This design comes from an exercise in tuning for small area, a short achievable clock period and few clock cycles on the open sky130 flow, not from production work.
Where RTL was checked, it was by simulation tests only, not by an equivalence proof against the original.
The series may have gaps, and a smaller design here may also do less where the tests do not look.
No functional check of the RTL was part of runs 2 to 4.

==> constraint.sdc <==
create_clock -name core_clock -period 15.0 [get_ports {clock}]
set_input_delay 3.0000 -clock core_clock [delete_from_list [all_inputs] [get_ports {clock}]]
set_output_delay 3.0000 -clock core_clock [all_outputs]
set_load 0.01 [all_outputs]
==> config.mk <==
export PLATFORM = sky130hd
export DESIGN_NAME = processador8bits
export DESIGN_NICKNAME = processador8bits
export VERILOG_FILES = /design/flow/design.v
export SDC_FILE = /design/flow/constraint.sdc
export NUM_CORES = 4
export LEC_CHECK = 0
export CAP_MARGIN = 20
export CORE_MARGIN = 2
export CORE_UTILIZATION = 40
export SLEW_MARGIN = 20
==> run.sh <==
#!/bin/bash
# synth_recipe.tcl (not shown) runs the flow's synth.tcl, then flattens the netlist and writes it again
# the make line also repeats each setting of config.mk as NAME=value (left out here)
make -C /OpenROAD-flow-scripts/flow DESIGN_CONFIG=/design/flow/config.mk WORK_HOME=/design/flow/orfs CLKGATE_MAP_FILE= SYNTH_SCRIPT=/design/flow/synth_recipe.tcl finish
==> design.v <==
`timescale 1ns / 1ps
module caminho_dados (
    input wire clock, reset,
    input wire [2:0] Bus1_Sel,
    input wire [1:0] Bus2_Sel,
    input wire PC_Load, PC_Inc, PR_Inc, A_Load, B_Load, C_Load, IR_Load, MAR_Load, CCR_Load, Memory_Load,
    input wire [6:0] NZVC,
    input wire [1:0] CMP,
    input wire [7:0] ALU_Result, from_memory,
    output reg [7:0] to_memory,
    output wire [7:0] address,
    output reg [7:0] IR, A, B, C, PC, MAR, PR,
    output reg [6:0] CCR_Result,
    output reg [1:0] CMP_Result
);
    reg [7:0] Bus1, Bus2;
    always @(*) begin
        case (Bus1_Sel)
            3'b000: Bus1 = PC;
            3'b001: Bus1 = A;
            3'b010: Bus1 = B;
            3'b011: Bus1 = C;
            3'b100: Bus1 = PR;
            3'b101: Bus1 = IR;
            default: Bus1 = 8'h00;
        endcase
    end
    always @(*) begin
        case (Bus2_Sel)
            2'b00: Bus2 = Bus1;
            2'b01: Bus2 = 8'h01;
            2'b10: Bus2 = from_memory;
            2'b11: Bus2 = ALU_Result;
            default: Bus2 = 8'h00;
        endcase
    end
    always @(*) begin
        if (Memory_Load)
            to_memory = Bus1;
        else
            to_memory = 8'h00;
    end
    assign address = MAR;
    always @(posedge clock or negedge reset) begin
        if (!reset)
            IR <= 8'h00;
        else if (IR_Load)
            IR <= Bus2;
    end
    always @(posedge clock or negedge reset) begin
        if (!reset)
            MAR <= 8'h00;
        else if (MAR_Load)
            MAR <= Bus2;
    end
    always @(posedge clock or negedge reset) begin
        if (!reset)
            PC <= 8'h00;
        else if (PC_Load)
            PC <= PC + Bus2;
        else if (PC_Inc)
            PC <= PC + 1;
    end
    always @(posedge clock or negedge reset) begin
        if (!reset)
            PR <= 8'h00;
        else if (PR_Inc)
            PR <= PR + 1;
    end
    always @(posedge clock or negedge reset) begin
        if (!reset)
            A <= 8'h00;
        else if (A_Load)
            A <= Bus2;
    end
    always @(posedge clock or negedge reset) begin
        if (!reset)
            B <= 8'h00;
        else if (B_Load)
            B <= Bus2;
    end
    always @(posedge clock or negedge reset) begin
        if (!reset)
            C <= 8'h00;
        else if (C_Load)
            C <= Bus2;
    end
    always @(posedge clock or negedge reset) begin
        if (!reset) begin
            CCR_Result <= 7'h00;
            CMP_Result <= 2'b00;
        end else if (CCR_Load) begin
            CCR_Result <= NZVC;
            CMP_Result <= CMP;
        end
    end
endmodule
module control_unit (
    input clock,                
    input reset,                
    input [7:0] IR,             
    output reg IR_Load,
    output reg MAR_Load,
    output reg PC_Load,
    output reg PC_Inc, PR_Inc,
    output reg Memory_Load,
    output reg A_Load,
    output reg B_Load,
    output reg C_Load,
    output reg [3:0] ALU_Sel,
    output reg CCR_Load,
    output reg [2:0] Bus1_Sel,
    output reg [1:0] Bus2_Sel,
    output reg write,
    output reg file_finished
);
    reg [7:0] current_state, next_state;
    parameter S_FETCH_0 = 0, S_FETCH_1 = 1, S_FETCH_2 = 2, S_DECODE_3 = 3;
    parameter S_LDA_DIR_4 = 7, S_LDA_DIR_5 = 8, S_LDA_DIR_6 = 9;
    parameter S_LDB_IMM_4 = 14;
    parameter S_LDB_DIR_4 = 17, S_LDB_DIR_5 = 18, S_LDB_DIR_6 = 19;
    parameter S_STB_DIR_10 = 22, S_STB_DIR_11 = 23, S_STB_DIR_12 = 24;
    parameter ALU_7 = 25, JMP_7 = 26;
    parameter S_STIR_DIR_8 = 32, S_STIR_DIR_9 = 33;
    parameter S_STC_DIR_10 = 42, S_STC_DIR_11 = 43, S_STC_DIR_12 = 44;
    parameter END_OF_ALL = 100;
    always @ (posedge clock or negedge reset) begin
        if (!reset)
            current_state <= S_FETCH_0;
        else
            current_state <= next_state;
    end
    always @ (*) begin
        case (current_state)
            S_FETCH_0: next_state = S_FETCH_1;
            S_FETCH_1: next_state = S_FETCH_2;
            S_FETCH_2: next_state = S_DECODE_3;
            S_DECODE_3: begin
                if      (IR == 8'h00) next_state = END_OF_ALL;
                else if (IR == 8'h04) next_state = S_LDB_DIR_4;
                else                  next_state = S_LDA_DIR_4;
            end
            S_LDA_DIR_4: next_state = S_LDA_DIR_5;
            S_LDA_DIR_5: next_state = S_LDA_DIR_6;
            S_LDA_DIR_6: begin
                if (IR == 8'h03)                     next_state = ALU_7;
                else if (IR == 8'h01 || IR == 8'h02) next_state = S_LDB_IMM_4;
                else                                 next_state = S_LDB_DIR_4;
            end
            S_LDB_IMM_4: next_state = ALU_7;
            S_LDB_DIR_4: next_state = S_LDB_DIR_5;
            S_LDB_DIR_5: next_state = S_LDB_DIR_6;
            S_LDB_DIR_6: begin
                if (IR == 8'h04) next_state = JMP_7;
                else             next_state = ALU_7;
            end
            ALU_7: next_state = S_STIR_DIR_8;
            JMP_7: next_state = S_STIR_DIR_8;
            S_STIR_DIR_8: next_state = S_STIR_DIR_9;
            S_STIR_DIR_9: begin
                if (IR == 8'h04) next_state = S_STB_DIR_10;
                else             next_state = S_STC_DIR_10;
            end
            S_STB_DIR_10: next_state = S_STB_DIR_11;
            S_STB_DIR_11: next_state = S_STB_DIR_12;
            S_STB_DIR_12: next_state = S_FETCH_0;
            S_STC_DIR_10: next_state = S_STC_DIR_11;
            S_STC_DIR_11: next_state = S_STC_DIR_12;
            S_STC_DIR_12: next_state = S_FETCH_0;
            END_OF_ALL: next_state = END_OF_ALL;
            default: next_state = S_FETCH_0;
        endcase
    end
    always @ (*) begin
        case (IR)
            8'h01: ALU_Sel = 4'h0;   
            8'h02: ALU_Sel = 4'h1;   
            8'h03: ALU_Sel = 4'h8;   
            8'h10: ALU_Sel = 4'h0;   
            8'h20: ALU_Sel = 4'h1;   
            8'h30: ALU_Sel = 4'h2;   
            8'h40: ALU_Sel = 4'h3;   
            8'h50: ALU_Sel = 4'h4;   
            8'h60: ALU_Sel = 4'h6;   
            8'h70: ALU_Sel = 4'h7;   
            8'h80: ALU_Sel = 4'hA;   
            8'h90: ALU_Sel = 4'hB;   
            8'hA0: ALU_Sel = 4'hC;   
            8'hB0: ALU_Sel = 4'hD;   
            8'hC0: ALU_Sel = 4'h5;   
            default: ALU_Sel = 4'hF;
        endcase
    end
    always @ (*) begin
        IR_Load = 0;
        MAR_Load = 0;
        PC_Load = 0;
        PC_Inc = 0;
        PR_Inc = 0;
        Memory_Load = 0;
        A_Load = 0;
        B_Load = 0;
        C_Load = 0;
        CCR_Load = 0;
        Bus1_Sel = 3'b000;
        Bus2_Sel = 2'b00;
        write = 0;
        file_finished = 0;
        case (current_state)
            S_FETCH_0: begin
                MAR_Load = 1;
                Bus1_Sel = 3'b000;
            end
            S_FETCH_1: begin
                PC_Inc = 1;
            end
            S_FETCH_2: begin
                IR_Load = 1;
                Bus2_Sel = 2'b10;
            end
            S_LDA_DIR_4: begin
                MAR_Load = 1;
                Bus1_Sel = 3'b000;
            end
            S_LDA_DIR_5: begin
                PC_Inc = 1;
            end
            S_LDA_DIR_6: begin
                A_Load = 1;
                Bus2_Sel = 2'b10;
            end
            S_LDB_DIR_4: begin
                MAR_Load = 1;
                Bus1_Sel = 3'b000;
            end
            S_LDB_DIR_5: begin
                PC_Inc = 1;
            end
            S_LDB_DIR_6: begin
                B_Load = 1;
                Bus2_Sel = 2'b10;
            end
            S_LDB_IMM_4: begin
                Bus2_Sel = 2'b01;
                B_Load = 1;
            end
            JMP_7: begin
                PC_Load = 1;
                Bus1_Sel = 3'b010;
                Bus2_Sel = 2'b00;
            end
            S_STIR_DIR_8: begin
                MAR_Load = 1;
                Bus1_Sel = 3'b100;
                Bus2_Sel = 2'b00;
            end
            S_STIR_DIR_9: begin
                Memory_Load = 1;
                write = 1;
                Bus1_Sel = 3'b101;
                PR_Inc = 1;
            end
            S_STC_DIR_10: begin
                C_Load = 1;
                CCR_Load = 1;
                Bus2_Sel = 2'b11;
            end
            S_STC_DIR_11: begin
                MAR_Load = 1;
                Bus1_Sel = 3'b100;
                Bus2_Sel = 2'b00;
            end
            S_STC_DIR_12: begin
                Memory_Load = 1;
                write = 1;
                Bus1_Sel = 3'b011;
                PR_Inc = 1;
            end
            S_STB_DIR_10: begin
                B_Load = 1;
                Bus1_Sel = 3'b010;
                Bus2_Sel = 2'b00;
            end
            S_STB_DIR_11: begin
                MAR_Load = 1;
                Bus1_Sel = 3'b100;
                Bus2_Sel = 2'b00;
            end
            S_STB_DIR_12: begin
                Memory_Load = 1;
                write = 1;
                Bus1_Sel = 3'b010;
                PR_Inc = 1;
            end
            END_OF_ALL: begin
                file_finished = 1;
            end
            default: begin
            end
        endcase
    end
endmodule
module somador_completo (A, B, Cin, S, Cout);
    input A, B, Cin;
    output S, Cout;
    assign S = A ^ B ^ Cin;
    assign Cout = (A & B) | (B & Cin) | (A & Cin);
endmodule
module SOMADOR_8BITS (A, B, Cin, Soma, Cout);
    input [7:0] A, B;
    input Cin;
    output [7:0] Soma;
    output Cout;
    wire [7:0] Carry;
    wire [7:0] Soma_intermediaria;
    somador_completo U0 (A[0], B[0], Cin, Soma_intermediaria[0], Carry[0]);
    somador_completo U1 (A[1], B[1], Carry[0], Soma_intermediaria[1], Carry[1]);
    somador_completo U2 (A[2], B[2], Carry[1], Soma_intermediaria[2], Carry[2]);
    somador_completo U3 (A[3], B[3], Carry[2], Soma_intermediaria[3], Carry[3]);
    somador_completo U4 (A[4], B[4], Carry[3], Soma_intermediaria[4], Carry[4]);
    somador_completo U5 (A[5], B[5], Carry[4], Soma_intermediaria[5], Carry[5]);
    somador_completo U6 (A[6], B[6], Carry[5], Soma_intermediaria[6], Carry[6]);
    somador_completo U7 (A[7], B[7], Carry[6], Soma_intermediaria[7], Carry[7]);
    assign Soma = Soma_intermediaria;
    assign Cout = Carry[7];
endmodule
module DIVISOR_8BITS (
    input [7:0] Dividend,
    input [7:0] Divisor,
    output reg [7:0] Quociente,
    output reg [7:0] Resto
);
    always @(*) begin
        if (Divisor == 0) begin
            Quociente = 8'hFF;
            Resto = 8'hFF;
        end else begin
            Quociente = Dividend / Divisor;
            Resto = Dividend % Divisor;
        end
    end
endmodule
module MULTIPLICADOR_8BITS (
    input [7:0] A, B,
    output reg [15:0] Produto
);
    integer i;
    reg [15:0] temp;
    always @(*) begin
        Produto = 16'b0;
        temp = {8'b0, A};
        for (i = 0; i < 8; i = i + 1) begin
            if (B[i]) begin
                Produto = Produto + (temp << i);
            end
        end
    end
endmodule
module COMPARADOR (
    input [7:0] A, B,
    output reg [1:0] comparacao_resultado
);
    always @(*) begin
        if (A > B) begin
            comparacao_resultado = 2'b01;
        end else if (A < B) begin
            comparacao_resultado = 2'b10;
        end else begin
            comparacao_resultado = 2'b00;
        end
    end
endmodule
module ALU (
    input wire [7:0] A, B,
    input wire [3:0] ALU_Sel,
    output reg [7:0] C,
    output reg [6:0] Flags,                  
    output reg [1:0] comparacao_resultado,   
    output reg ALU_Cout
);
    wire [7:0] Soma, Subtracao, Quociente, Resto;
    wire Soma_Cout, Sub_Cout;
    wire [15:0] Produto;
    wire [1:0] comparacao_resultado_int;
    SOMADOR_8BITS somador_inst (A, B, 1'b0, Soma, Soma_Cout);
    SOMADOR_8BITS subtrator_inst (A, ~B, 1'b1, Subtracao, Sub_Cout);
    MULTIPLICADOR_8BITS multiplicador_inst (A, B, Produto);
    DIVISOR_8BITS divisor_inst (.Dividend(A), .Divisor(B), .Quociente(Quociente), .Resto(Resto));
    COMPARADOR comparador_inst (.A(A), .B(B), .comparacao_resultado(comparacao_resultado_int));
    always @(*) begin
        Flags = 7'b0000000;
        comparacao_resultado = 2'b00;
        ALU_Cout = Soma_Cout;
        case (ALU_Sel)
            4'h0: begin   
                C = Soma;
                Flags[5] = Soma_Cout;
                Flags[6] = C[7];
                Flags[4] = (C == 8'h00) ? 1 : 0;
                Flags[3] = (^C);
                Flags[2] = (A[7] == B[7]) && (C[7] != A[7]);
            end
            4'h1: begin   
                C = Subtracao;
                Flags[5] = (A < B) ? 1 : 0;
                Flags[6] = C[7];
                Flags[4] = (C == 8'h00) ? 1 : 0;
                Flags[3] = (^C);
                Flags[2] = (A[7] != B[7]) && (C[7] != A[7]);
            end
            4'h2: begin   
                C = Produto[7:0];
                Flags[4] = (C == 8'h00) ? 1 : 0;
                Flags[3] = (^C);
                Flags[2] = (Produto[15:8] != 0) ? 1 : 0;
            end
            4'h3: begin   
                if (B != 0) begin
                    C = Quociente;
                    Flags[4] = (C == 8'h00) ? 1 : 0;
                    Flags[3] = (^C);
                    Flags[2] = (C == 8'h00) ? 1 : 0;
                end else begin
                    C = 8'hFF;
                    Flags = 7'h7F;
                end
            end
            4'h4: begin   
                if (B != 0) begin
                    C = Resto;
                    Flags[3] = (^C);
                    Flags[2] = (C == 8'h00) ? 1 : 0;
                end else begin
                    C = 8'hFF;
                    Flags = 7'h7F;
                end
            end
            4'h5: begin   
                C = 8'h00;
                Flags[2] = (A == B) ? 1 : 0;
                comparacao_resultado = comparacao_resultado_int;
            end
            4'h6: begin   
                C = A & B;
                Flags[6] = C[7];
                Flags[4] = (C == 8'h00) ? 1 : 0;
                Flags[3] = (^C);
            end
            4'h7: begin   
                C = A | B;
                Flags[6] = C[7];
                Flags[4] = (C == 8'h00) ? 1 : 0;
                Flags[3] = (^C);
            end
            4'h8: begin   
                C = ~A;
                Flags[6] = C[7];
                Flags[4] = (C == 8'h00) ? 1 : 0;
                Flags[3] = (^C);
            end
            4'h9: begin   
                C = ~B;
                Flags[6] = C[7];
                Flags[4] = (C == 8'h00) ? 1 : 0;
                Flags[3] = (^C);
            end
            4'hA: begin   
                C = A ^ B;
                Flags[6] = C[7];
                Flags[4] = (C == 8'h00) ? 1 : 0;
                Flags[3] = (^C);
            end
            4'hB: begin   
                C = ~(A & B);
                Flags[6] = C[7];
                Flags[4] = (C == 8'h00) ? 1 : 0;
                Flags[3] = (^C);
            end
            4'hC: begin   
                C = ~(A | B);
                Flags[6] = C[7];
                Flags[4] = (C == 8'h00) ? 1 : 0;
                Flags[3] = (^C);
            end
            4'hD: begin   
                C = ~(A ^ B);
                Flags[6] = C[7];
                Flags[4] = (C == 8'h00) ? 1 : 0;
                Flags[3] = (^C);
            end
            default: begin
                C = 8'h00;
                Flags = 7'h7F;
            end
        endcase
    end
endmodule
module processador8bits(
    input  wire       clock,
    input  wire       reset,          
    input  wire [7:0] from_memory,    
    output wire [7:0] address,        
    output wire [7:0] to_memory,      
    output wire       write,          
    output wire [6:0] flags,          
    output wire [1:0] compare,        
    output wire       done            
);
    wire [7:0] IR, A, B, C, PC, PR, MAR, ALU_Result;
    wire [6:0] Flags, CCR_Result;
    wire [1:0] Bus2_Sel, comparacao_resultado, CMP_Result;
    wire [2:0] Bus1_Sel;
    wire [3:0] ALU_Sel;
    wire PC_Load, PC_Inc, PR_Inc, A_Load, B_Load, C_Load, IR_Load, MAR_Load, Memory_Load, CCR_Load, cu_write;
    wire file_finished;
    wire alu_cout_unused;
    caminho_dados DatPat_inst (
        .clock(clock), .reset(reset),
        .Bus1_Sel(Bus1_Sel), .Bus2_Sel(Bus2_Sel),
        .PC_Load(PC_Load), .PC_Inc(PC_Inc), .PR_Inc(PR_Inc),
        .A_Load(A_Load), .B_Load(B_Load), .C_Load(C_Load),
        .IR_Load(IR_Load), .MAR_Load(MAR_Load), .CCR_Load(CCR_Load), .Memory_Load(Memory_Load),
        .NZVC(Flags), .CMP(comparacao_resultado),
        .ALU_Result(ALU_Result), .from_memory(from_memory),
        .to_memory(to_memory), .address(address),
        .IR(IR), .A(A), .B(B), .C(C), .PC(PC), .MAR(MAR), .PR(PR),
        .CCR_Result(CCR_Result), .CMP_Result(CMP_Result)
    );
    control_unit CU_inst (
        .clock(clock), .reset(reset),
        .IR(IR),
        .IR_Load(IR_Load), .MAR_Load(MAR_Load),
        .PC_Load(PC_Load), .PC_Inc(PC_Inc), .PR_Inc(PR_Inc),
        .Memory_Load(Memory_Load),
        .A_Load(A_Load), .B_Load(B_Load), .C_Load(C_Load),
        .ALU_Sel(ALU_Sel), .CCR_Load(CCR_Load),
        .Bus1_Sel(Bus1_Sel), .Bus2_Sel(Bus2_Sel),
        .write(cu_write), .file_finished(file_finished)
    );
    ALU ALU_inst (
        .A(A), .B(B),
        .ALU_Sel(ALU_Sel),
        .C(ALU_Result),
        .Flags(Flags),
        .comparacao_resultado(comparacao_resultado),
        .ALU_Cout(alu_cout_unused)
    );
    assign write   = cu_write;
    assign flags   = CCR_Result;
    assign compare = CMP_Result;
    assign done    = file_finished;
endmodule
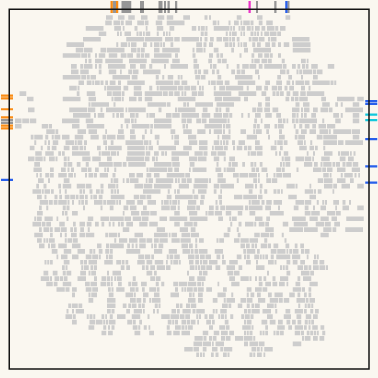
run_1/pins.png
Scale: 2 px per um. Pins as bars across the die edge, other pins in grey.
| colour | port | pins | direction | edge |
|---|---|---|---|---|
| orange | `address` | 8 | output | 6 left, 2 top |
| blue | `flags` | 7 | output | 5 right, 1 left, 1 top |
| cyan | `compare` | 2 | output | right |
| magenta | `done` | 1 | output | top |
chip height: 179 um
width of the die: 179 um
I/O Buffers: 36

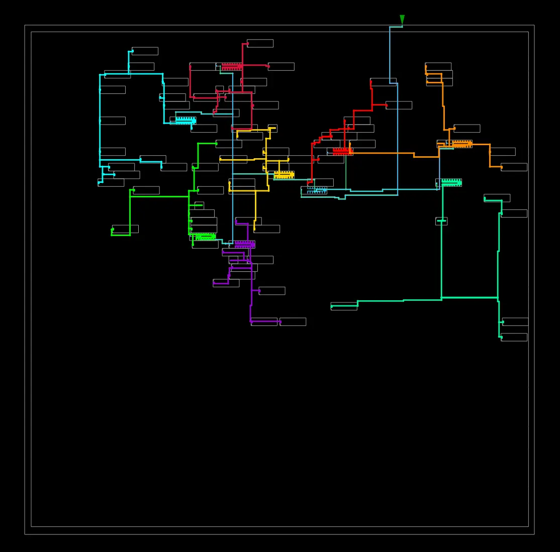
run_1/cts_layout.png
Clock Sinks: 71
Num CTS Buffers: 9

==> qor.txt, run 1 <==
Status -> timing/DRC/antenna clean
Clk buf depth -> 2
Hold Path Stages -> 1
FFs w/ async S/R, synth -> 100%
Antenna cells -> 0
Setup violations, final -> 0
CLK BUF -> 9
GRT met1 Usage -> 37.9%
Warnings from Yosys -> 6
Cell family with most CP delay -> compound AO/OA/AOI/OAI gates
Register bit total from synthesis -> 71
Grt ovf -> 0
Die area -> 0.0321 mm2
Clk_skew -> 0.0119 ns
Met2 Track Usage GR -> 43.2%
Final min period -> 14.07 ns
Post-CTS Setup Inserts -> 0
Cell mode on critical path -> ha_1
Root Driver -> clkbuf_16
Grt peak-use layer -> met2
Register area share after synthesis -> 14.5%
Hold Fails Final Rpt -> 0
Per-cell routed wire length -> 22.2 um
Mux cell area share after synthesis -> 4.50%
Max-cap viol count -> 0
Final GP Congestion -> 0.987
Largest cells by area after synthesis -> ha_1, dfrtp_1, xnor2_1, o21ai_0, nor2_1
WP data required -> 15.24 ns
DP HPWL -> 33900 um
Synth Cell Area -> 0.0123 mm2
Met3 global-route usage -> 4.94%
TNS Setup -> 0 ns
Via count -> 12400
Worst setup SP type -> register
XOR/XNOR Fraction of Synth Area -> 5.78%
CTS tree -> yes
Fraction of area in multi-input gates -> 73.4%
Antenna violations before repair -> 0
Drt pass-1 iters -> 6
Routed Wire Length -> 44000 um
Via density -> 6.26
Worst slack at placement -> 0.570 ns
Post-route cell area -> 0.0135 mm2
Worst stage delay on the critical path -> 0.46 ns
Largest net degree at the start of global routing -> 72
Worst-path maximum fanout -> 12
Yosys top cell by area -> ha_1
CP endpoint kind -> register
Testbench counts for the RTL of run 1, summed over its fixed seeds: cycles 103,917.
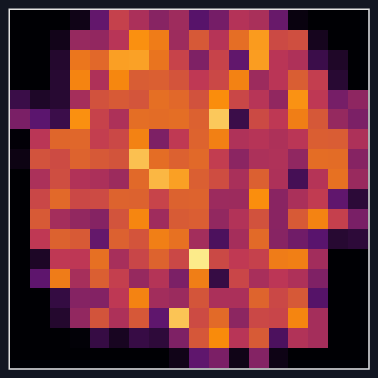
run_1/density.png
Scale: 2 px per um. 18 x 18 tiles, from black (low) to pale yellow (high), 0 to 100% covered.
emptiest ninth of the die: bottom left
nearly empty tiles: 16%
mean over tiles: 40%

## run 1: cells in the mapped netlist (all sizes together) (7+ instances only)
cell type	instances
ha	182
nor2	137
nand2	116
o21ai	110
inv	99
a21oi	86
dfrtp	71
clkbuf	62
xnor2	62
nor3	44
nand3	37
o21a	32
mux2	31
nand4	26
a21o	24
fa	22
a211oi	19
xor2	19
mux2i	18
nor2b	18
nand2b	17
nor4	17
o211ai	17
or3	17
a31oi	16
and3	16
o21bai	14
a22o	13
a221oi	12
o221ai	12
o22ai	12
o31ai	12
buf	10
o31a	10
and2	9
o2111ai	9
or2	9
a22oi	8
nor4b	8
or4	8
a2bb2oi	7
nand4b	7
## run 1: worst paths after layout
kind | end | startpoint | slack [ns]
setup / recovery | DatPat_inst.PC[6] | DatPat_inst.A[4] | 0.93
hold / removal | DatPat_inst.PR[7] | DatPat_inst.PR[7] | 0.48
setup reg to reg | DatPat_inst.PC[6] | DatPat_inst.A[4] | 0.93
hold reg to reg | DatPat_inst.PR[7] | DatPat_inst.PR[7] | 0.48
max in group asynchronous | DatPat_inst.B[0] | reset | 11.53
min in group asynchronous | CU_inst.current_state[3] | reset | 2.79
==> run 2: a larger rewrite; changed files in full <==
==> design.v <==
`timescale 1ns / 1ps
module processador8bits(
    input  wire       clock,
    input  wire       reset,          
    input  wire [7:0] from_memory,
    output wire [7:0] address,
    output wire [7:0] to_memory,
    output wire       write,
    output wire [6:0] flags,
    output wire [1:0] compare,
    output wire       done
);
    localparam [2:0] S_IDLE = 3'd0,   
                     S_OP   = 3'd1,   
                     S_A    = 3'd2,   
                     S_B    = 3'd3,   
                     S_IT   = 3'd4,   
                     S_J    = 3'd5,   
                     S_END  = 3'd6;   
    reg [2:0] state;
    reg       pend;       
    reg [2:0] cnt;
    reg [7:0] MA;
    reg       wr;
    reg [6:0] IR;         
    reg [7:0] Q, B, T;    
    reg [5:0] F;          
    reg [1:0] CM;
    assign address   = MA;
    assign to_memory = T;
    assign write     = wr;
    assign flags     = {F[5:1], F[0], F[0]};
    assign compare   = CM;
    assign done      = (state == S_END);
    wire [3:0] hi = IR[6:3];
    wire [2:0] lo = IR[2:0];
    wire lo_op   = (hi == 4'h0);
    wire op_halt = lo_op & (lo == 3'd0);
    wire op_inc  = lo_op & (lo == 3'd1);
    wire op_dec  = lo_op & (lo == 3'd2);
    wire op_not  = lo_op & (lo == 3'd3);
    wire op_jmp  = lo_op & (lo == 3'd4);
    wire op_add  = op_inc | (hi == 4'h1);
    wire op_sub  = op_dec | (hi == 4'h2);
    wire op_mul  = (hi == 4'h3);
    wire op_div  = (hi == 4'h4);
    wire op_mod  = (hi == 4'h5);
    wire op_cmp  = (hi == 4'hC);
    wire op_muldiv = op_mul | op_div | op_mod;
    wire op_dm   = op_div | op_mod;
    wire op_logic = op_not | (hi == 4'h6) | (hi == 4'h7) | (hi == 4'h8) |
                    (hi == 4'h9) | (hi == 4'hA) | (hi == 4'hB);
    wire op_two  = op_inc | op_dec | op_not;    
    wire in_it   = (state == S_IT);
    wire div_it  = in_it & op_dm;
    wire subm    = op_sub | op_cmp | div_it;
    wire [7:0] ad_a = div_it ? {Q[6:0], T[7]} : Q;
    wire [7:0] ad_b = B ^ {8{subm}};
    wire [8:0] ad_s = {1'b0, ad_a} + {1'b0, ad_b} + {8'd0, subm};
    wire [7:0] sum  = ad_s[7:0];
    wire       cout = ad_s[8];
    reg [7:0] lg;
    always @(*) begin
        case (hi)
            4'h6: lg = Q & B;
            4'h7: lg = Q | B;
            4'h8: lg = Q ^ B;
            4'h9: lg = ~(Q & B);
            4'hA: lg = ~(Q | B);
            4'hB: lg = ~(Q ^ B);
            default: lg = ~Q;
        endcase
    end
    wire last   = (cnt == 3'd7);
    wire b_zero = (B == 8'h00);
    wire [7:0] mh = T[0] ? sum : Q;
    wire       mc = T[0] & cout;
    wire [7:0] mul_q = {mc, mh[7:1]};
    wire [7:0] mul_t = {mh[0], T[7:1]};
    wire       ge    = Q[7] | cout;
    wire [7:0] div_q = ge ? sum : {Q[6:0], T[7]};
    wire [7:0] div_t = {T[6:0], ge};
    reg [7:0] res;
    reg [5:0] fl;
    reg [1:0] cmpv;
    wire [7:0] alu_c = (op_add | op_sub) ? sum : op_cmp ? 8'h00 : lg;
    wire [7:0] it_c  = op_mul ? mul_t : op_div ? div_t : div_q;
    wire [7:0] rv    = in_it ? it_c : alu_c;
    wire z   = (rv == 8'h00);
    wire par = ^rv;
    wire ovf = (Q[7] == ad_b[7]) & (sum[7] != Q[7]);
    always @(*) begin
        res = rv;
        fl = 6'd0;
        cmpv = 2'b00;
        if (in_it) begin
            if (op_mul)      fl = {1'b0, 1'b0, z, par, (mul_q != 8'h00), 1'b0};
            else if (op_div) fl = {1'b0, 1'b0, z, par, z, 1'b0};
            else             fl = {1'b0, 1'b0, 1'b0, par, z, 1'b0};
            if (op_dm & b_zero) begin
                res = 8'hFF;
                fl  = 6'h3F;
            end
        end else if (op_add) begin
            fl = {rv[7], cout, z, par, ovf, 1'b0};
        end else if (op_sub) begin
            fl = {rv[7], ~cout, z, par, ovf, 1'b0};
        end else if (op_cmp) begin
            fl = {1'b0, 1'b0, 1'b0, 1'b0, (sum == 8'h00), 1'b0};
            cmpv = {~cout, cout & (sum != 8'h00)};
        end else begin
            fl = {rv[7], 1'b0, z, par, 1'b0, 1'b0};
        end
    end
    wire it_end = last | (op_dm & b_zero);
    reg [2:0] nstate;
    reg       npend;
    always @(*) begin
        nstate = state;
        npend  = 1'b0;
        case (state)
            S_IDLE: nstate = S_OP;
            S_OP:   nstate = S_A;
            S_A: begin
                if (op_halt)      nstate = S_END;
                else if (op_jmp)  nstate = S_J;
                else if (op_two)  begin nstate = S_OP; npend = 1'b1; end
                else              nstate = S_B;
            end
            S_B: begin
                if (op_muldiv)    nstate = S_IT;
                else              begin nstate = S_OP; npend = 1'b1; end
            end
            S_IT: begin
                if (op_dm & b_zero) nstate = S_IDLE;
                else if (last)      nstate = S_A;
            end
            S_J:    nstate = S_IDLE;
            S_END:  nstate = S_END;
            default: nstate = S_IDLE;
        endcase
    end
    wire rd_next = (nstate == S_OP) | (nstate == S_A) | (nstate == S_B) |
                   ((state == S_IT) & (cnt == 3'd6) & ~(op_dm & b_zero));
    always @(posedge clock or negedge reset) begin
        if (!reset) begin
            state <= S_IDLE;
            pend  <= 1'b0;
            MA    <= 8'h00;
            wr    <= 1'b0;
        end else begin
            state <= nstate;
            pend  <= npend;
            MA    <= MA + ((state == S_J) ? Q : {7'd0, rd_next});
            wr    <= ((state == S_OP) & pend) | ((state == S_A) & ~op_halt) |
                     (state == S_J) | (in_it & it_end);
        end
    end
    always @(posedge clock) begin
        if (state == S_IT) cnt <= cnt + 3'd1;
        else               cnt <= 3'd0;
        if ((state == S_OP) | (in_it & last))
            IR <= {from_memory[7:4], from_memory[2:0]};
        if (state == S_A) Q <= from_memory;
        else if (state == S_B) begin
            if (op_muldiv) Q <= 8'h00;
        end else if (in_it) Q <= op_mul ? mul_q : div_q;
        if (state == S_A) B <= 8'h01;
        else if (state == S_B) B <= from_memory;
        if ((state == S_OP) & pend) T <= res;
        else if (state == S_A) T <= {IR[6:3], 1'b0, IR[2:0]};
        else if ((state == S_B) | (state == S_J)) T <= Q;
        else if (in_it) T <= (it_end ? res : op_mul ? mul_t : div_t);
        if (((state == S_OP) & pend) | (in_it & it_end)) begin
            F  <= fl;
            CM <= cmpv;
        end else if (state == S_J) begin
            F  <= F;
            CM <= CM;
        end
    end
endmodule
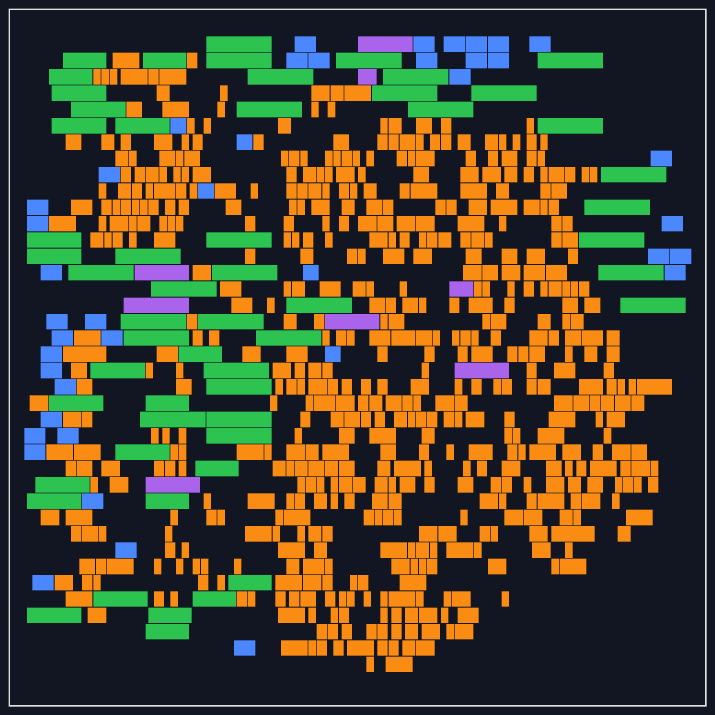
run_2/cell_classes.png
Scale: 6 px per um.
| colour | class | cells |
|---|---|---|
| purple | clock drivers and dummy loads | 8 |
| green | flip-flops | 55 |
| orange | all other logic | 549 |
| blue | other buffers and delay cells | 41 |

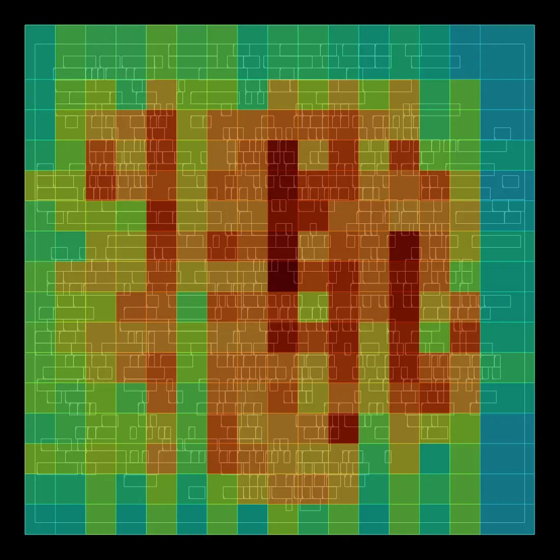
run_2/final_congestion.png
met2 Track Usage GR: 42.4%
per-cell routed wire length: 22.1 um

==> qor.txt, run 2 <==
Post-CTS Setup Inserts -> 0 (unchanged)
Warnings from Yosys -> 1 (-5)
Hold Fails Final Rpt -> 0 (unchanged)
FFs w/ async S/R, synth -> 23.6% (-76 points)
Register area share after synthesis -> 29.5% (+15 points)
List of most frequent post-synthesis cells -> nand2_1, a21oi_1, nor2_1, o21ai_0, ha_1
Grt ovf -> 0 (unchanged)
Via density -> 6.37 (+1.8%)
Routed Wire Length -> 18200 um (-59%)
Via count -> 5232 (-58%)
Worst-path maximum fanout -> 20 (+8)
Antenna cells -> 0 (unchanged)
Yosys top cell by area -> edfxtp_1
Largest net degree at the start of global routing -> 25 (-65%)
Count leader, synth -> nand2_1
Worst setup SP type -> register
Final min period -> 6.15 ns (-7.92 ns)
Largest cells by area after synthesis -> edfxtp_1, ha_1, a21oi_1, nand2_1, dfrtp_1
TNS Setup -> 0 ns (unchanged)
CLK BUF -> 5 (-4)
Clock Sinks -> 55 (-23%)
Fraction of area in multi-input gates -> 57.9% (-15 points)
DP HPWL -> 13600 um (-60%)
Width of the die -> 116 um (-35%)
Drt pass-1 iters -> 5 (-1)
Chip height -> 116 um (-35%)
Grt peak-use layer -> met2
Clk_skew -> 0.0150 ns (+0.00310 ns)
Cell mode on critical path -> nand2_1
Met3 global-route usage -> 5.60% (+0.66 points)
Die area -> 0.0134 mm2 (-58%)
Status -> timing/DRC/antenna clean
GRT met1 Usage -> 38.4% (+0.45 points)
Root Driver -> clkbuf_16
Post-route cell area -> 0.00567 mm2 (-58%)
Num CTS Buffers -> 5 (-4)
Synth Cell Area -> 0.00500 mm2 (-59%)
I/O Buffers -> 36 (unchanged)
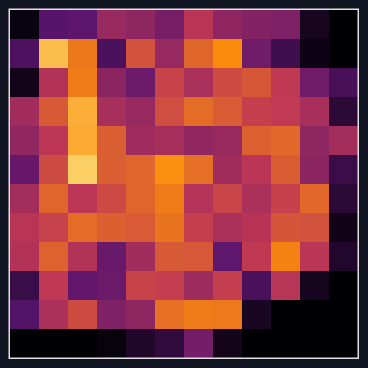
run_2/density.png
Scale: 3 px per um. 12 x 12 tiles, from black (low) to pale yellow (high), 0 to 100% covered.
utilization after layout: 46.8%
Placeable Area: 0.0121 mm2

## run 2: cell types whose count changed after synthesis, moves of 29 or more
cell | before | now
mux2_2 | 31 | 2
o21ai_0 | 108 | 44
o21a_1 | 32 | 1
edfxtp_1 | 0 | 31
dfrtp_1 | 71 | 13
nor2_1 | 137 | 52
nor3_1 | 43 | 14
ha_1 | 182 | 37
inv_1 | 97 | 30
xnor2_1 | 62 | 20
clkbuf_1 | 62 | 30
## run 2: kinds of logic after synthesis
kind of cell    Yosys count  share of synthesized area, %
compound gates          221                          28.3
xor+xnor                 25                          4.38
fa+ha+maj                39                          10.0
buf+inv                  68                          5.23
flops                    55                          29.5
mux                       9                          1.85
simple gates            222                          20.8
## run 2: worst paths after layout
kind                            slack [ns]    from  depth (start not counted)      to
worst max-delay path                  8.85   IR[5]                         18    F[2]
max in group asynchronous            11.50   reset                          1   MA[0]
worst min register to register        0.45  cnt[0]                          1  cnt[0]
worst min-delay path                  0.45  cnt[0]                          1  cnt[0]
worst max register to register        8.85   IR[5]                         18    F[2]
min in group asynchronous             3.08   reset                          1   MA[6]
## Run 3: files that changed since run 2, shown whole
==> design.v <==
`timescale 1ns / 1ps
module processador8bits(
    input  wire       clock,
    input  wire       reset,          
    input  wire [7:0] from_memory,
    output wire [7:0] address,
    output wire [7:0] to_memory,
    output wire       write,
    output wire [6:0] flags,
    output wire [1:0] compare,
    output wire       done
);
    localparam [2:0] S_IDLE = 3'd0,   
                     S_OP   = 3'd1,   
                     S_A    = 3'd2,   
                     S_B    = 3'd3,   
                     S_IT   = 3'd4,   
                     S_J    = 3'd5,   
                     S_END  = 3'd6;   
    reg [2:0] state;
    reg       pend;       
    reg [2:0] cnt;
    reg [7:0] MA;
    reg       wr;
    reg       dn;         
    reg [6:0] IR;         
    reg [7:0] Q, T;       
    reg       Qx;         
    reg [7:0] B;          
    reg       cin;        
    reg [5:0] F;          
    reg [1:0] CM;
    assign address   = MA;
    assign to_memory = T;
    assign write     = wr;
    assign flags     = {F[5:1], F[0], F[0]};
    assign compare   = CM;
    assign done      = dn;
    wire [3:0] hi = IR[6:3];
    wire [2:0] lo = IR[2:0];
    wire lo_op   = (hi == 4'h0);
    wire op_halt = lo_op & (lo == 3'd0);
    wire op_inc  = lo_op & (lo == 3'd1);
    wire op_dec  = lo_op & (lo == 3'd2);
    wire op_not  = lo_op & (lo == 3'd3);
    wire op_jmp  = lo_op & (lo == 3'd4);
    wire op_add  = op_inc | (hi == 4'h1);
    wire op_sub  = op_dec | (hi == 4'h2);
    wire op_mul  = (hi == 4'h3);
    wire op_div  = (hi == 4'h4);
    wire op_mod  = (hi == 4'h5);
    wire op_cmp  = (hi == 4'hC);
    wire op_dm   = op_div | op_mod;
    wire op_muldiv = op_mul | op_dm;
    wire op_two  = op_inc | op_dec | op_not;           
    wire op_neg  = (hi == 4'h2) | op_cmp | op_dm;      
    wire in_it   = (state == S_IT);
    wire [9:0] ad   = {1'b0, Q, 1'b1} + {1'b0, B, cin};
    wire [7:0] sum  = ad[8:1];
    wire       cout = ad[9];
    reg [7:0] lg;
    always @(*) begin
        case (hi)
            4'h6: lg = Q & B;
            4'h7: lg = Q | B;
            4'h8: lg = Q ^ B;
            4'h9: lg = ~(Q & B);
            4'hA: lg = ~(Q | B);
            4'hB: lg = ~(Q ^ B);
            default: lg = ~Q;
        endcase
    end
    wire last   = (cnt == 3'd7);
    wire b_zero = (B == 8'hFF);       
    wire [7:0] mh  = T[0] ? sum : Q;
    wire       mc  = T[0] & cout;
    wire [7:0] mul_q = {mc, mh[7:1]};
    wire [7:0] mul_t = {mh[0], T[7:1]};
    wire       ge  = Qx | cout;
    wire [7:0] rem = ge ? sum : Q;
    wire [7:0] div_t = {T[6:0], ge};
    reg [7:0] res;
    reg [5:0] fl;
    reg [1:0] cmpv;
    wire [7:0] alu_c = (op_add | op_sub) ? sum : op_cmp ? 8'h00 : lg;
    wire [7:0] it_c  = op_mul ? mul_t : op_div ? div_t : rem;
    wire [7:0] rv    = in_it ? it_c : alu_c;
    wire z   = (rv == 8'h00);
    wire par = ^rv;
    wire ovf = (Q[7] == B[7]) & (sum[7] != Q[7]);
    always @(*) begin
        res = rv;
        fl = 6'd0;
        cmpv = 2'b00;
        if (in_it) begin
            if (op_mul)      fl = {1'b0, 1'b0, z, par, (mul_q != 8'h00), 1'b0};
            else if (op_div) fl = {1'b0, 1'b0, z, par, z, 1'b0};
            else             fl = {1'b0, 1'b0, 1'b0, par, z, 1'b0};
            if (op_dm & b_zero) begin
                res = 8'hFF;
                fl  = 6'h3F;
            end
        end else if (op_add) begin
            fl = {rv[7], cout, z, par, ovf, 1'b0};
        end else if (op_sub) begin
            fl = {rv[7], ~cout, z, par, ovf, 1'b0};
        end else if (op_cmp) begin
            fl = {1'b0, 1'b0, 1'b0, 1'b0, (sum == 8'h00), 1'b0};
            cmpv = {~cout, cout & (sum != 8'h00)};
        end else begin
            fl = {rv[7], 1'b0, z, par, 1'b0, 1'b0};
        end
    end
    wire it_end = last | (op_dm & b_zero);
    reg [2:0] nstate;
    reg       npend;
    always @(*) begin
        nstate = state;
        npend  = 1'b0;
        case (state)
            S_IDLE: nstate = S_OP;
            S_OP:   nstate = S_A;
            S_A: begin
                if (op_halt)      nstate = S_END;
                else if (op_jmp)  nstate = S_J;
                else if (op_two)  begin nstate = S_OP; npend = 1'b1; end
                else              nstate = S_B;
            end
            S_B: begin
                if (op_muldiv)    nstate = S_IT;
                else              begin nstate = S_OP; npend = 1'b1; end
            end
            S_IT: begin
                if (op_dm & b_zero) nstate = S_IDLE;
                else if (last)      nstate = S_A;
            end
            S_J:    nstate = S_IDLE;
            S_END:  nstate = S_END;
            default: nstate = S_IDLE;
        endcase
    end
    wire rd_next = (nstate == S_OP) | (nstate == S_A) | (nstate == S_B) |
                   (in_it & (cnt == 3'd6) & ~(op_dm & b_zero));
    always @(posedge clock or negedge reset) begin
        if (!reset) begin
            state <= S_IDLE;
            pend  <= 1'b0;
            MA    <= 8'h00;
            wr    <= 1'b0;
            dn    <= 1'b0;
        end else begin
            state <= nstate;
            pend  <= npend;
            dn    <= (nstate == S_END);
            MA    <= MA + ((state == S_J) ? Q : {7'd0, rd_next});
            wr    <= ((state == S_OP) & pend) | ((state == S_A) & ~op_halt) |
                     (state == S_J) | (in_it & it_end);
        end
    end
    always @(posedge clock) begin
        if (in_it) cnt <= cnt + 3'd1;
        else       cnt <= 3'd0;
        if ((state == S_OP) | (in_it & last))
            IR <= {from_memory[7:4], from_memory[2:0]};
        if (state == S_A) Q <= from_memory;
        else if ((state == S_B) & op_muldiv) Q <= op_mul ? 8'h00 : {7'd0, Q[7]};
        else if (in_it) Q <= op_mul ? mul_q : {rem[6:0], T[7]};
        Qx <= in_it & rem[7];
        if (state == S_A) begin
            B   <= op_dec ? 8'hFE : 8'h01;
            cin <= op_dec;
        end else if (state == S_B) begin
            B   <= op_neg ? ~from_memory : from_memory;
            cin <= op_neg;
        end
        if (state == S_A)        T <= {IR[6:3], 1'b0, IR[2:0]};
        else if (state == S_B)   T <= op_mul ? Q : {Q[6:0], 1'b0};
        else if (state == S_J)   T <= Q;
        else if (in_it)          T <= it_end ? res : op_mul ? mul_t : div_t;
        else                     T <= res;
        F  <= fl;
        CM <= cmpv;
    end
endmodule
==> config.mk <==
export PLATFORM = sky130hd
export DESIGN_NAME = processador8bits
export DESIGN_NICKNAME = processador8bits
export VERILOG_FILES = /design/flow/design.v
export SDC_FILE = /design/flow/constraint.sdc
export NUM_CORES = 4
export LEC_CHECK = 0
export ABC_AREA = 1
export CAP_MARGIN = 20
export CORE_MARGIN = 2
export CORE_UTILIZATION = 40
export SLEW_MARGIN = 20
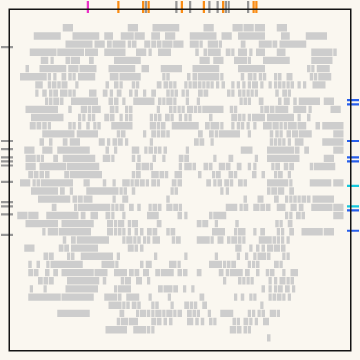
run_3/pins.png
Scale: 3 px per um. Pins as bars across the die edge, other pins in grey.
| colour | port | pins | direction | edge |
|---|---|---|---|---|
| magenta | `done` | 1 | output | top |
| blue | `flags` | 7 | output | right |
| orange | `address` | 8 | output | top |
| cyan | `compare` | 2 | output | right |
all pins by edge: 17 top, 11 left, 9 right
chip height: 113 um
width of the die: 113 um

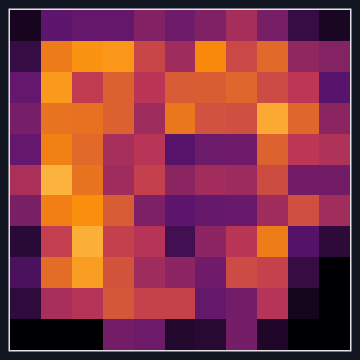
run_3/density.png
Scale: 3 px per um. 11 x 11 tiles, from black (low) to pale yellow (high), 0 to 100% covered.
utilization after layout: 48.0%
Starting Density: 41.4%
Placeable Area: 0.0116 mm2

==> qor.txt, run 3 <==
Root Driver -> clkbuf_16
Hold Path Stages -> 1 (unchanged)
Seq area share -> 26.5%
Count leader, synth -> nand2_1
Crit path capture -> to_memory[0]
Clock Sinks -> 58 (+5.5%)
Final GP Congestion -> 0.926
Residual DRC count -> 0
CP Buf/Inv Count -> 1
Die area -> 0.0129 mm2 (-4.2%)
WP data required -> 12.00 ns
List of most frequent post-synthesis cells -> nand2_1, inv_1, nor2_1, o21ai_0, nand3_1
Final clock-cell share -> 5.18%
# resized after CTS -> 0
Hold Path Sink -> cnt[0]
Initial DRC count -> 475
TNS Setup -> 0 ns (unchanged)
Gate Count Post-Synth -> 719
Reg-to-reg endpoint -> MA[6]
Hold Fails Final Rpt -> 0 (unchanged)
Met2 Track Usage GR -> 40.0% (-2.3 points)
Final Non-Filler Cells -> 902
CLK BUF -> 10 (+5)
Non-clk buf share -> 6.89%
Post-CTS Setup Inserts -> 0 (unchanged)
Hold buffers post-CTS -> 0
Most used DFF post-synth -> edfxtp_1
Netlist cell types -> 42
Via density -> 5.58 (-12%)
CP endpoint kind -> output pin
RSZ-0062 raised after global routing -> false
Fraction of area in multi-input gates -> 51.3% (-6.6 points)
Cell family with most CP delay -> buffers and inverters
FFs w/ async S/R, synth -> 24.1% (+0.50 points)
First-pass GRT wire length -> 25600 um
Crit path from -> T[0]
Largest net degree at the start of global routing -> 38 (+52%)
Min-delay src -> cnt[0]
Register bit total from synthesis -> 58
Drt pass-1 iters -> 5 (unchanged)
Dominant kind of cell -> multi-input gates
Share of the synthesized area in the top cell type -> 17.2%
Num CTS Buffers -> 9 (+4)
Measured slew at the worst slew-check pin -> 0.684 ns
Register area share after synthesis -> 30.8% (+1.3 points)
Met3 global-route usage -> 5.15% (-0.44 points)
Reg2reg path depth -> 17 (-1)
DP HPWL -> 12800 um (-5.9%)
Commonest non-fill, non-tap cell in the layout -> nand2_1
Yosys top cell by area -> nand2_1
Clk_skew -> 0.00770 ns (-0.00733 ns)
Number of cells on the critical path -> 1 (-17)
Clk buf depth -> 2
Status -> timing/DRC/antenna clean
Bufs w/o clock -> 39
Syn Area/Cell -> 6.65 um2
Area growth from synthesis to layout -> 16.1%
Worst-path maximum fanout -> 13 (-35%)
Cell area after placement -> 0.00527 mm2
Final min period -> 4.57 ns (-1.57 ns)
Reg2reg setup slack -> 10.92 ns (+2.07 ns)
Warnings from Yosys -> 1 (unchanged)
Setup violations, final -> 0
Largest cells by area after synthesis -> nand2_1, edfxtp_1, dfxtp_1, ha_1, inv_1
GRT met1 Usage -> 37.3% (-1.0 points)
Worst setup SP type -> register
Antenna cells -> 0 (unchanged)
Post-route cell area -> 0.00555 mm2 (-2.0%)
Synth Cell Area -> 0.00478 mm2 (-4.4%)
FF-to-FF Start -> state[2]
Grt peak-use layer -> met2
Antenna violations before repair -> 0
Grt ovf -> 0 (unchanged)
Hold crit path type -> register to register
I/O Buffers -> 36 (unchanged)
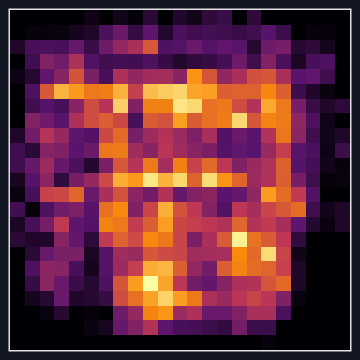
run_3/wire_density.png
Scale: 3 px per um. 23 x 23 tiles, from black (low) to pale yellow (high), scaled to the fullest tile. Values are wire area over tile area, all layers added.
emptiest ninth of the die: bottom left
nearly empty tiles: 18%
tiles over half the peak: 26%
via count: 5031
Routed Wire Length: 16200 um
per-cell routed wire length: 18.0 um
overall fraction of global-route tracks in use: 26.3%

## run 3: cell count changes after synthesis, moves of 11 or more
cell      before  now
nand2_1       89  219
inv_1         30   96
nand3_1       18   50
a21oi_1       69   41
clkbuf_1      30    6
xnor2_1       20    4
nor3_1        14    3
## run 3: cells by family (layout without fill, tap and decap cells)
logic type      Yosys count  in the layout  synth area share (%)
xor+xnor                 13             13                  2.38
fa+ha+maj                32             32                  8.68
buf+inv                 117            157                  9.70
flops                    58             58                  30.8
simple gates            364            364                  32.8
compound gates          135            135                  15.7
## run 3: routing by layer
| layer | wire [um] | vias to the layer above |
|---|---|---|
| met5 | 0 | - |
| met1 | 7390 | 2332 |
| met2 | 7100 | 225 |
| li1 | - | 2440 |
| met4 | 456 | 0 |
| met3 | 1290 | 34 |
## run 3: worst reg2reg max path: cells and delay by family, from the launching register on
| kind | cells | cell delay (ns) |
|---|---|---|
| xor gates and xnor gates | 1 | 0.14 |
| buffers and inverters | 3 | 0.82 |
| adders and majority gates | 2 | 0.67 |
| AOI/OAI and AO/OA | 5 | 0.89 |
| and+or+nand+nor | 6 | 0.97 |
| DFF | 1 | 0.47 |
--- run 4 (diff from run 3) ---
--- a/config.mk
+++ b/config.mk
@@ -5,7 +5,6 @@
 export SDC_FILE = /design/flow/constraint.sdc
 export NUM_CORES = 4
 export LEC_CHECK = 0
-export ABC_AREA = 1
 export CAP_MARGIN = 20
 export CORE_MARGIN = 2
 export CORE_UTILIZATION = 40
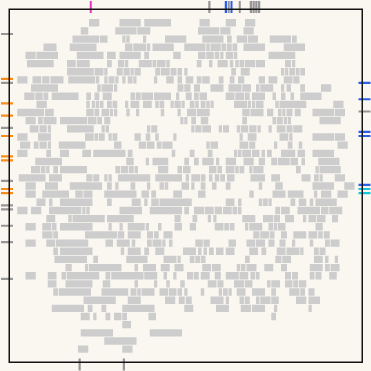
run_4/pins.png
Scale: 3 px per um. Pins as bars across the die edge, other pins in grey.
| colour | port | pins | direction | edge |
|---|---|---|---|---|
| blue | `flags` | 7 | output | 5 right, 2 top |
| orange | `address` | 8 | output | left |
| magenta | `done` | 1 | output | top |
| cyan | `compare` | 2 | output | right |
chip height: 117 um
width of the die: 117 um

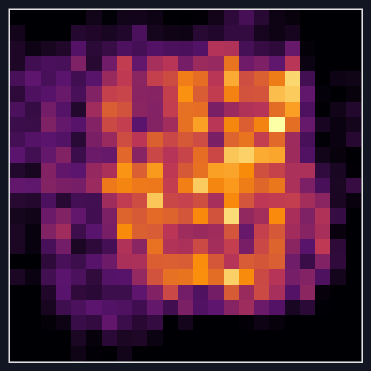
run_4/wire_density.png
Scale: 3 px per um. 23 x 23 tiles, from black (low) to pale yellow (high), scaled to the fullest tile. Values are wire area over tile area, all layers added.
nearly empty tiles: 20%
tiles over half the peak: 25%
mean over tiles: 0.22
emptiest ninth of the die: bottom left
fullest tile: 0.74

==> qor.txt, run 4 <==
Status -> timing/DRC/antenna clean
Clk_skew -> 0.0155 ns (+0.00778 ns)
Mux cell area share after synthesis -> 1.93% (+1.9 points)
XOR/XNOR Fraction of Synth Area -> 4.62% (+2.2 points)
Worst-path maximum fanout -> 20 (+7)
Met2 Track Usage GR -> 40.0% (about the same)
Grt ovf -> 0 (unchanged)
Yosys top cell by area -> edfxtp_1
Largest cells by area after synthesis -> edfxtp_1, dfxtp_1, ha_1, dfrtp_1, nand2_1
Commonest non-fill, non-tap cell in the layout -> nand2_1
Routed Wire Length -> 17900 um (+9.9%)
Gate Count Post-Synth -> 628 (-13%)
First-pass GRT wire length -> 27300 um (+6.6%)
Detail Route met2 WL -> 7690 um (+8.2%)
Netlist cell types -> 90 (+110%)
I/O Buffers -> 36 (unchanged)
WP data required -> 12.00 ns (about the same)
Clk buf depth -> 2 (unchanged)
Share of the synthesized area in the top cell type -> 14.1% (-3.1 points)
Root Driver -> clkbuf_16
Placeable Area -> 0.0126 mm2 (+8.7%)
Via density -> 6.31 (+13%)
Setup violations, final -> 0 (unchanged)
Cell family with most CP delay -> flip-flops
Largest family of logic cells by synthesized area -> compound AO/OA/AOI/OAI gates
Hold Fails Final Rpt -> 0 (unchanged)
Warnings from Yosys -> 1 (unchanged)
TNS Setup -> 0 ns (unchanged)
Worst setup SP type -> register
DP HPWL -> 12900 um (+0.96%)
CP endpoint kind -> output pin
Overall fraction of global-route tracks in use -> 26.8% (+0.50 points)
Starting Density -> 40.7% (-0.64 points)
Most used DFF post-synth -> edfxtp_1
DR WL met3 -> 1470 um (+14%)
Synth Cell Area -> 0.00512 mm2 (+7.0%)
Grt peak-use layer -> met2
Final GP Congestion -> 0.969 (+4.7%)
Simple-Gate Fraction of Synth Area -> 19.0% (-14 points)
Num CTS Buffers -> 9 (unchanged)
FFs w/ async S/R, synth -> 24.1% (unchanged)
Antenna violations before repair -> 0 (unchanged)
Largest net degree at the start of global routing -> 37 (-2.6%)
Area growth from synthesis to layout -> 13.5%
RSZ-0062 raised after global routing -> false
Hold crit path type -> register to register
Residual DRC count -> 0 (unchanged)
Clock Sinks -> 58 (unchanged)
Antenna cells -> 0 (unchanged)
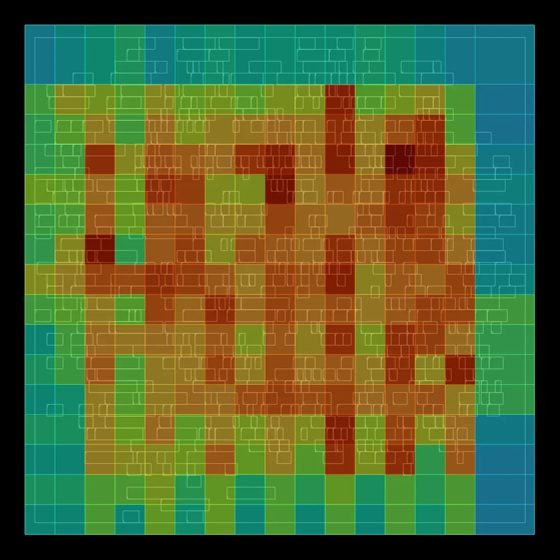
run_4/final_congestion.png
GRT met1 Usage: 37.4%
per-cell routed wire length: 22.0 um
utilization after layout: 46.2%

-- run 4: cell count changes in the layout (fill, tap and decap cells not counted), sizes merged, moves of 9 or more --
| cell | change |
|---|---|
| nand2 | -160 |
| xnor2 | +11 |
| nor2b | +9 |
| nand3 | -43 |
| nand2b | +11 |
| nor3 | +11 |
| o31ai | +11 |
| inv | -70 |
| a211oi | +15 |
-- run 4: path summary, 6_finish.rpt --
kind,startpoint,endpoint,slack [ns],cells past startpoint
min in group asynchronous,reset,MA[6],3.05,1
worst max register to register,Q[5],F[1],10.94,12
worst min register to register,cnt[0],cnt[0],0.45,1
max in group asynchronous,reset,state[0],11.54,1
worst min-delay path,cnt[0],cnt[0],0.45,1
worst max-delay path,T[0],to_memory[0],10.21,1
-- run 4: cell type report --
cell class	count	share of cell area, %
repair buffers	45	7.36
clock buffers	10	3.94
inverters	29	1.87
well taps	172	3.70
multi-input cells	493	57.2
flip-flops and latches	58	25.3
clock inverters	6	0.581
-- run 4: stage by stage --
stage	area (um2)	cells
2_1_floorplan	5120	628
3_3_place_gp	5550	797
3_5_place_dp	5550	797
4_1_cts	5810	813
5_1_grt	5810	813
6_report	5810	813

-- re-timing with driven ports --
How much do the figures lean on ideal ports? The routed layouts below were timed once more, with nothing changed but the port constraints.
Step 1 sets driving cells, clkbuf_16 on the clock port and buf_2 on the other inputs (assumed; they add their load-dependent delay and slew).
Step 2 moves the port delays by t, midway between the first and last clock arrival at a register: inputs arrive t later, outputs are due t later. That takes back most of the time a late clock gives input paths.
Slacks: ideal / step 1 / step 2; pairs: ideal / step 1.
run	t, ns	setup slack, ns	worst register clock-pin slew, ns	worst data-port slew with drivers (ns)
run 1	0.392	0.933 / 0.933 / 0.933	0.07 / 0.07	0.03
run 2	0.347	8.855 / 8.855 / 8.855	0.08 / 0.08	0.04
run 3	0.367	10.425 / 10.389 / 10.756	0.05 / 0.05	0.03
run 4	0.384	10.215 / 10.176 / 10.560	0.06 / 0.06	0.03
After both steps every run listed still meets setup and hold.
